Background: an optimization exercise with open tools, aiming at small area, a short achievable clock period and few clock cycles. Do not read the settings as production practice.
The RTL was checked by simulation tests, not by an equivalence proof against the original design.

**design.v**
```verilog
`timescale 1ns/10ps
module  CED(
	input  clk,
	input  rst,
	input  enable,
	output reg ird,
	input  [7:0] idata,	
	output reg [13:0] iaddr,
	output reg cwr_mag_0,
	output reg [12:0] cdata_mag_wr0,
	output reg crd_mag_0,
	input  [12:0] cdata_mag_rd0,
	output reg [13:0] caddr_mag_0,
	output reg cwr_ang_0,
	output reg [12:0] cdata_ang_wr0,
	output reg crd_ang_0,
	input  [12:0] cdata_ang_rd0,
	output reg [13:0] caddr_ang_0,
	output reg cwr1,
	output reg [12:0] cdata_wr1,
	output reg crd1,
	input  [12:0] cdata_rd1,
	output reg [13:0] caddr_1,
	output reg cwr2,
	output reg [12:0] cdata_wr2,
	output reg [13:0] caddr_2,
	output reg done
);
reg [5:0] state,next_state,i;
reg [7:0] Grayscale_temp[0:8];
reg signed [12:0] magnitude_L0[0:8];
reg [12:0] angle_L0[0:8];
reg signed [12:0] Gx,Gy,magnitude;
reg signed [12:0] Gx_abs,Gy_abs;
reg [15:0] n,j;
reg [12:0]angle;
reg signed[28:0] Gy_temp,angle_tmp, Gy_temp1;
parameter INIT=5'd0,GRAYSCALE_ADDR=5'd1,WAIT=5'd2,GRAYSCALE_DATA=5'd3,
          LAYER0=5'd4,INIT1=5'd5,LAYER1_ADDR=5'd6,WAIT1=5'd7,LAYER1_DATA=5'd8,
		  LAYER1_DATA1=5'd9,NMS=5'd10,INIT2=5'd11,LAYER2_ADDR=5'd12,
		  WAIT2=5'd13,LAYER2_DATA=5'd14,LAYER2_DATA1=5'd15,HT=5'd16,FINISHED=5'd17;
always @(posedge clk or posedge rst ) begin
  if(rst) state<=INIT;
  else state<=next_state;
end
always @(*) begin
	case (state)
		INIT:begin
		  next_state=(enable)?GRAYSCALE_ADDR:INIT;
		end 
		GRAYSCALE_ADDR:begin
		  next_state=WAIT;
		end
        WAIT:begin
		   next_state=GRAYSCALE_DATA;
		end
        GRAYSCALE_DATA:begin
			next_state=(i>8)?LAYER0:GRAYSCALE_ADDR;  
		end
		LAYER0:begin
		   next_state=(j>15875)?INIT1:GRAYSCALE_ADDR;
		end
        INIT1:begin
          next_state=LAYER1_ADDR;
        end
        LAYER1_ADDR:begin
            next_state=WAIT1;
	    end 
        WAIT1:begin
		   if((n>0&&n<125)||(n%126==0)||(n%126==125)||(n>15750&&n<15875))next_state=LAYER1_DATA1;
		   else next_state=LAYER1_DATA;
		end
		LAYER1_DATA:begin
		  next_state=(i>8)?NMS:LAYER1_ADDR; 
		end
		LAYER1_DATA1:begin
          next_state=LAYER1_ADDR;
		end
        NMS:begin
		  next_state=(n>15875)?INIT2:LAYER1_ADDR;
		end
		INIT2:begin
		  next_state=LAYER2_ADDR;
		end
		LAYER2_ADDR:begin
		  next_state=WAIT2;
		end
		WAIT2:begin
		  if((n>0&&n<125)||(n%126==0)||(n%126==125)||(n>15750&&n<15875))next_state=LAYER2_DATA1;
		  else next_state=LAYER2_DATA;
		end
		LAYER2_DATA:begin
		  next_state=(i>8)?HT:LAYER2_ADDR; 
		end
		LAYER2_DATA1:begin
          next_state=LAYER2_ADDR;
		end
		HT:begin
		  next_state=(n>15875)?FINISHED:LAYER2_ADDR;
		end
		default:begin
		  next_state=state;
		end 
	endcase	
end
always @(posedge clk) begin
		case (state)
		INIT:begin
		  n=0;
		  i=0;
		  j=0;
		  done=0;
		  ird=0;
		  cwr_mag_0=0;
		  cwr_ang_0=0;
		  crd_mag_0=0;
		  crd_ang_0=0;
		  cwr1=0;
		  crd1=0;
		  cwr2=0;
		  angle=0;
		  angle_tmp=0;
		end 
		GRAYSCALE_ADDR:begin
		  ird=1;
		  cwr_ang_0=0;
		  cwr_mag_0=0;
		  if (i==0)iaddr=n;
		  else if(i==1)iaddr=n+1;
		  else if(i==2)iaddr=n+2;
		  else if(i==3)iaddr=n+128;
		  else if(i==4)iaddr=n+129;
		  else if(i==5)iaddr=n+130;
		  else if(i==6)iaddr=n+256;
		  else if(i==7)iaddr=n+257;
		  else iaddr=n+258; 
		end
		WAIT:begin
		  angle=0;
		  angle_tmp=0;
		end
        GRAYSCALE_DATA:begin
		  Grayscale_temp[i]=idata;
		  i=i+1;
		end
		LAYER0:begin
		  i=0;
		  ird=0;
		  cwr_ang_0=1;
		  cwr_mag_0=1;
		  n=(n%128==125)?n+3:n+1;
		  Gx=-(Grayscale_temp[0])+Grayscale_temp[2]-(Grayscale_temp[3]<<1)+
		     (Grayscale_temp[5]<<1)-Grayscale_temp[6]+Grayscale_temp[8];
		  Gy=-Grayscale_temp[0]-(Grayscale_temp[1]<<1)-Grayscale_temp[2]+
		     Grayscale_temp[6]+(Grayscale_temp[7]<<1)+Grayscale_temp[8];
          Gx_abs=(Gx[12]==1)?-Gx:Gx;
          Gy_abs=(Gy[12]==1)?-Gy:Gy;
		  magnitude=Gx_abs+Gy_abs;
          angle_tmp=(Gx!=0)?(Gy<<16)/Gx:Gx;
		  if(angle_tmp<$signed(29'h00006A09) && angle_tmp>$signed(29'h1FFF95F7))begin                         
			if (Gx!=0&&Gy==0)angle=13'h00;
			else if (Gx==0&&Gy!=0)angle=13'h5a;
			else angle=13'h00;
		  end         
		  else if(angle_tmp>$signed(29'h00006A09) && angle_tmp<$signed(29'h00026A09))angle=13'h2d;            
		  else if(angle_tmp>$signed(29'h00026A09) || angle_tmp<$signed(29'h1FFD95F7))angle=13'h5a;            
		  else angle=13'h87;
		  caddr_mag_0=j;
		  cdata_mag_wr0=magnitude;
		  caddr_ang_0=j;
          cdata_ang_wr0=angle;
		  j=j+1;
		end
        INIT1:begin
		  j=0;
		  n=0;
		  i=0;
		  cwr_ang_0=0;
		  cwr_mag_0=0;
        end
		LAYER1_ADDR:begin
		  if ((n>0&&n<125)||(n%126==0)||(n%126==125)||(n>15750&&n<15875)) begin
		    cwr1=0;
			caddr_1=n;
		  end
          else begin
		    crd_ang_0=1;
		    crd_mag_0=1;
			cwr1=0;
			if (i==0)begin
			  caddr_ang_0=j;
			  caddr_mag_0=j;
			end
		    else if(i==1)begin
			  caddr_ang_0=j+1;
			  caddr_mag_0=j+1;
			end
		    else if(i==2)begin
			  caddr_ang_0=j+2;
			  caddr_mag_0=j+2;
			end
		    else if(i==3)begin
			  caddr_ang_0=j+126;
			  caddr_mag_0=j+126;
			end
		    else if(i==4)begin
			  caddr_ang_0=j+127;
			  caddr_mag_0=j+127;
			end
		    else if(i==5)begin
			  caddr_ang_0=j+128;
			  caddr_mag_0=j+128;
			end
		    else if(i==6)begin
			  caddr_ang_0=j+252;
			  caddr_mag_0=j+252;
			end
		    else if(i==7)begin
			  caddr_ang_0=j+253;
			  caddr_mag_0=j+253;
			end
		    else begin
			  caddr_ang_0=j+254;
			  caddr_mag_0=j+254;
			end
		  end
		end
		LAYER1_DATA:begin
		  angle_L0[i]=cdata_ang_rd0;
		  magnitude_L0[i]=cdata_mag_rd0;
		  i=i+1;
		end
		LAYER1_DATA1:begin
          	cwr1=1;
			cdata_wr1=0;
			n=n+1;
		end
		NMS:begin
		  crd_ang_0=0;
		  crd_mag_0=0;
		  cwr1=1;
		  caddr_1=n;
		  if (angle_L0[4]==13'h00) begin
            cdata_wr1=(magnitude_L0[4]>=magnitude_L0[3]
			          &&magnitude_L0[4]>=magnitude_L0[5])?magnitude_L0[4]:0;			
		  end
		  else if (angle_L0[4]==13'h2d) begin
			cdata_wr1=(magnitude_L0[4]>=magnitude_L0[2]
			          &&magnitude_L0[4]>=magnitude_L0[6])?magnitude_L0[4]:0;	
		  end
          else if (angle_L0[4]==13'h5a) begin
			cdata_wr1=(magnitude_L0[4]>=magnitude_L0[1]
			          &&magnitude_L0[4]>=magnitude_L0[7])?magnitude_L0[4]:0;	
		  end
		  else begin
			cdata_wr1=(magnitude_L0[4]>=magnitude_L0[0]
			          &&magnitude_L0[4]>=magnitude_L0[8])?magnitude_L0[4]:0;
		  end
		  j=(j%126==123)?j+3:j+1;
		  n=n+1;
		  i=0;
		end
		INIT2:begin
		  j=0;
		  n=0;
		  i=0;
          cwr1=0;
		end
		LAYER2_ADDR:begin
		  if ((n>0&&n<125)||(n%126==0)||(n%126==125)||(n>15750&&n<15875)) begin
		    cwr2=0;
			caddr_2=n;
		  end
          else begin
            crd1=1;
			cwr2=0;
			if (i==0)caddr_1=j;
		    else if(i==1)caddr_1=j+1;
		    else if(i==2)caddr_1=j+2;
		    else if(i==3)caddr_1=j+126;
		    else if(i==4)caddr_1=j+127;
		    else if(i==5)caddr_1=j+128;
		    else if(i==6)caddr_1=j+252;
		    else if(i==7)caddr_1=j+253;
		    else caddr_1=j+254;
		  end
		end
		LAYER2_DATA:begin
		  magnitude_L0[i]=cdata_rd1;
		  i=i+1;
		end	
		LAYER2_DATA1:begin
          	cwr2=1;
			cdata_wr2=0;
			n=n+1;
		end
		HT:begin
          crd1=0;
		  cwr2=1;
		  caddr_2=n;
          if (magnitude_L0[4]>=13'd100)cdata_wr2=13'd255;
		  else if(magnitude_L0[4]<13'd50)cdata_wr2=13'd0;
		  else begin
			if ((magnitude_L0[0]>=13'd100)||(magnitude_L0[1]>=13'd100)||
			    (magnitude_L0[2]>=13'd100)||(magnitude_L0[3]>=13'd100)||
				(magnitude_L0[5]>=13'd100)||(magnitude_L0[6]>=13'd100)||
				(magnitude_L0[7]>=13'd100)||(magnitude_L0[8]>=13'd100)) begin
				cdata_wr2=13'd255;
			end
			else cdata_wr2=13'd0;
		  end
		  j=(j%126==123)?j+3:j+1;
		  n=n+1;
		  i=0;
		end
		FINISHED:begin
		  done=1;
		end
		default:begin
		end 
	endcase
end
endmodule
```
**run.sh**
```bash
#!/bin/bash
# synth_recipe.tcl (not shown) runs the flow's synth.tcl, then flattens the netlist and writes it again
# the make line also repeats each setting of config.mk as NAME=value (left out here)
make -C /OpenROAD-flow-scripts/flow DESIGN_CONFIG=/design/flow/config.mk WORK_HOME=/design/flow/orfs CLKGATE_MAP_FILE= SYNTH_SCRIPT=/design/flow/synth_recipe.tcl finish
```
**config.mk**
```make
export PLATFORM = sky130hd
export DESIGN_NAME = CED
export DESIGN_NICKNAME = CED
export VERILOG_FILES = /design/flow/design.v
export SDC_FILE = /design/flow/constraint.sdc
export NUM_CORES = 4
export LEC_CHECK = 0
export CAP_MARGIN = 20
export CORE_MARGIN = 2
export CORE_UTILIZATION = 40
export PLACE_DENSITY = 0.6
export SLEW_MARGIN = 20
```
**constraint.sdc**
```tcl
create_clock -name core_clock -period 90.0 [get_ports {clk}]
set_input_delay 18.0000 -clock core_clock [delete_from_list [all_inputs] [get_ports {clk}]]
set_output_delay 18.0000 -clock core_clock [all_outputs]
set_load 0.01 [all_outputs]
```
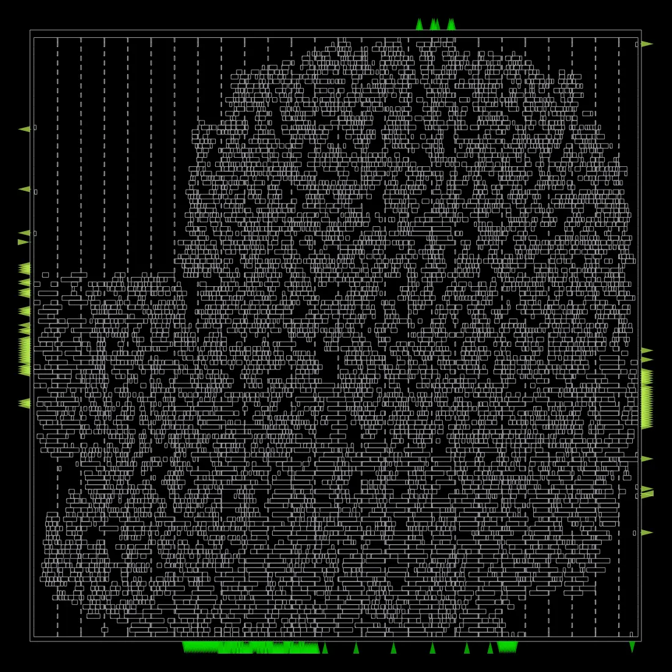
Fig. 1. Placement view.
Seq cells: 333
Final Util: 0.455

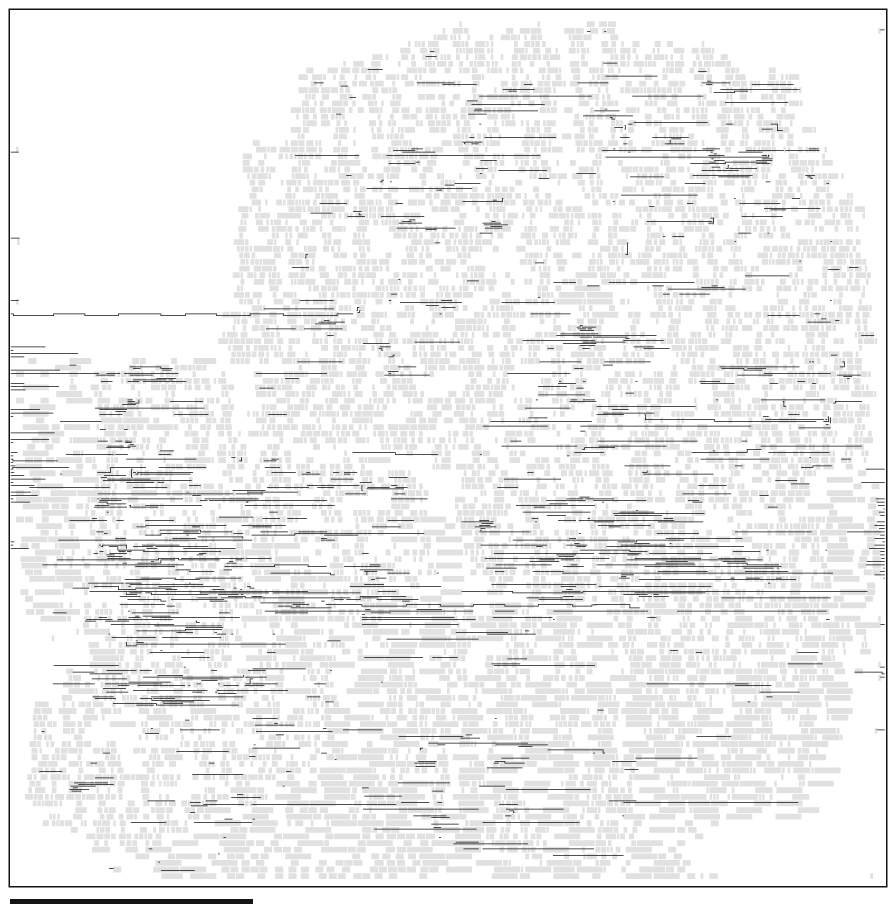
Fig. 2. Signal wires on met3.
Bar = 100 µm.
- main direction: horizontal
- nets with wire on the layer: 649
- share of all routed wire: 6.5%
- longest straight run: 117 µm
- wire length on this layer: 11300 µm

==> qor.yml <==
finish:
  final-seq-area_mm2: 0.00997
  drive_gt1_frac: 0.0851
  final_area_mm2: 0.0573
  non_clock_buffer_count: 338
  biggestCellCategory: "multi-input gates"
  layoutNonFillerInstCount: 8457
  multi_input_area_mm2: 0.0391
clocking:
  holdBufCountCts: 0
  cts_resized: 10
global_route:
  grt_max_degree: 46
  antenna_found_initial: 2
floorplan:
  die_w_um: 361
  num_rows: 130
  tap_cells: 1650
yosys:
  synth_mux_area_frac: 0.0317
  synth_edf_count: 328
  syn_area_mm2: 0.0509
  yosysMostFrequentCell: "ha_1"
timing:
  min_period_ns: 82.86
  maxSlewViolCount: 0
setup_path:
  critPathMaxFanout: 34
  cp-end-kind: "flip-flop"
  cp_common_cell: "o21a_1"
drt:
  ant_nets: 0
place:
  placed_area_mm2: 0.0554
run:
  drv_cap: 0
run_status:
  status: "finished clean"
Testbench counts, summed over its fixed seeds: cycles 17,382,852.
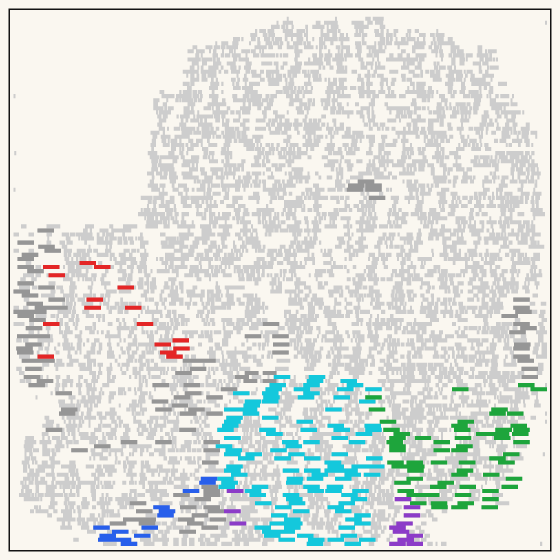
Fig. 3. Sequential cells coloured by netlist name.
- blue: `caddr_ang_0` (placed flops 14; where south-west)
- green: `Grayscale_temp` (placed flops 64; where south-east)
- purple: `cdata_wr1` (placed flops 13)
- red: `n` (placed flops 16; where west)
- cyan: `magnitude_L0` (placed flops 117; where south)
- not coloured: 109

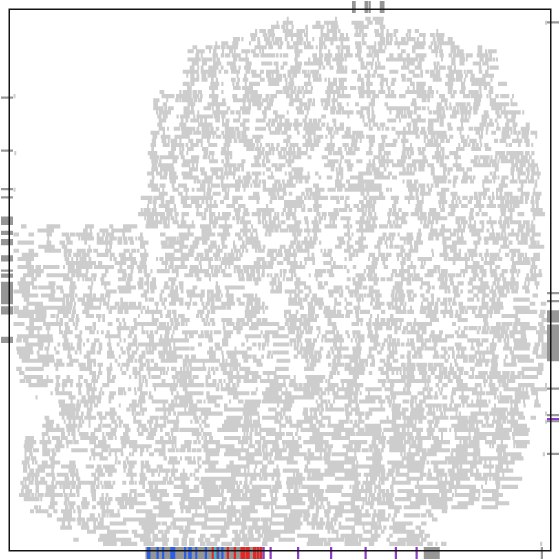
Fig. 4. Pin map.
Pins as bars across the die edge, other pins in grey.
- cyan: `crd1` (pins 1; direction output; edge south)
- red: `cdata_mag_rd0` (pins 13; direction input; edge south)
- blue: `caddr_mag_0` (pins 14; direction output; edge south)
- purple: `idata` (pins 8; direction input; edge 7 south, 1 east)
- all pins by edge: 104 south, 37 west, 32 east, 8 north

[port drivers added, routing unchanged]
How much do the figures lean on ideal ports? The routed layout below was timed once more, with nothing changed but the port constraints.
Step 1: set_driving_cell puts a clkbuf_16 on clk and a buf_2 on each other input, an assumption about the parent block.
Step 2 adds t to the input delays and takes it off the output delays; t is the mean of the earliest and latest rising clock arrival at the registers after step 1. Input paths then give back, and output paths get back, about the clock's delay inside the block.
Slacks: ideal / step 1 / step 2; pairs: ideal / step 1.
t, ns: 0.653
setup slack, ns: 7.144 / 7.144 / 7.144
clock arrival spread, ns: 0.032 / 0.032
slew at the worst register clock pin (ns): 0.07 / 0.07
After both steps setup and hold are still met in this run. The setup slack of this run moves by 0.000 ns with the drivers and by 0.000 ns with both steps.
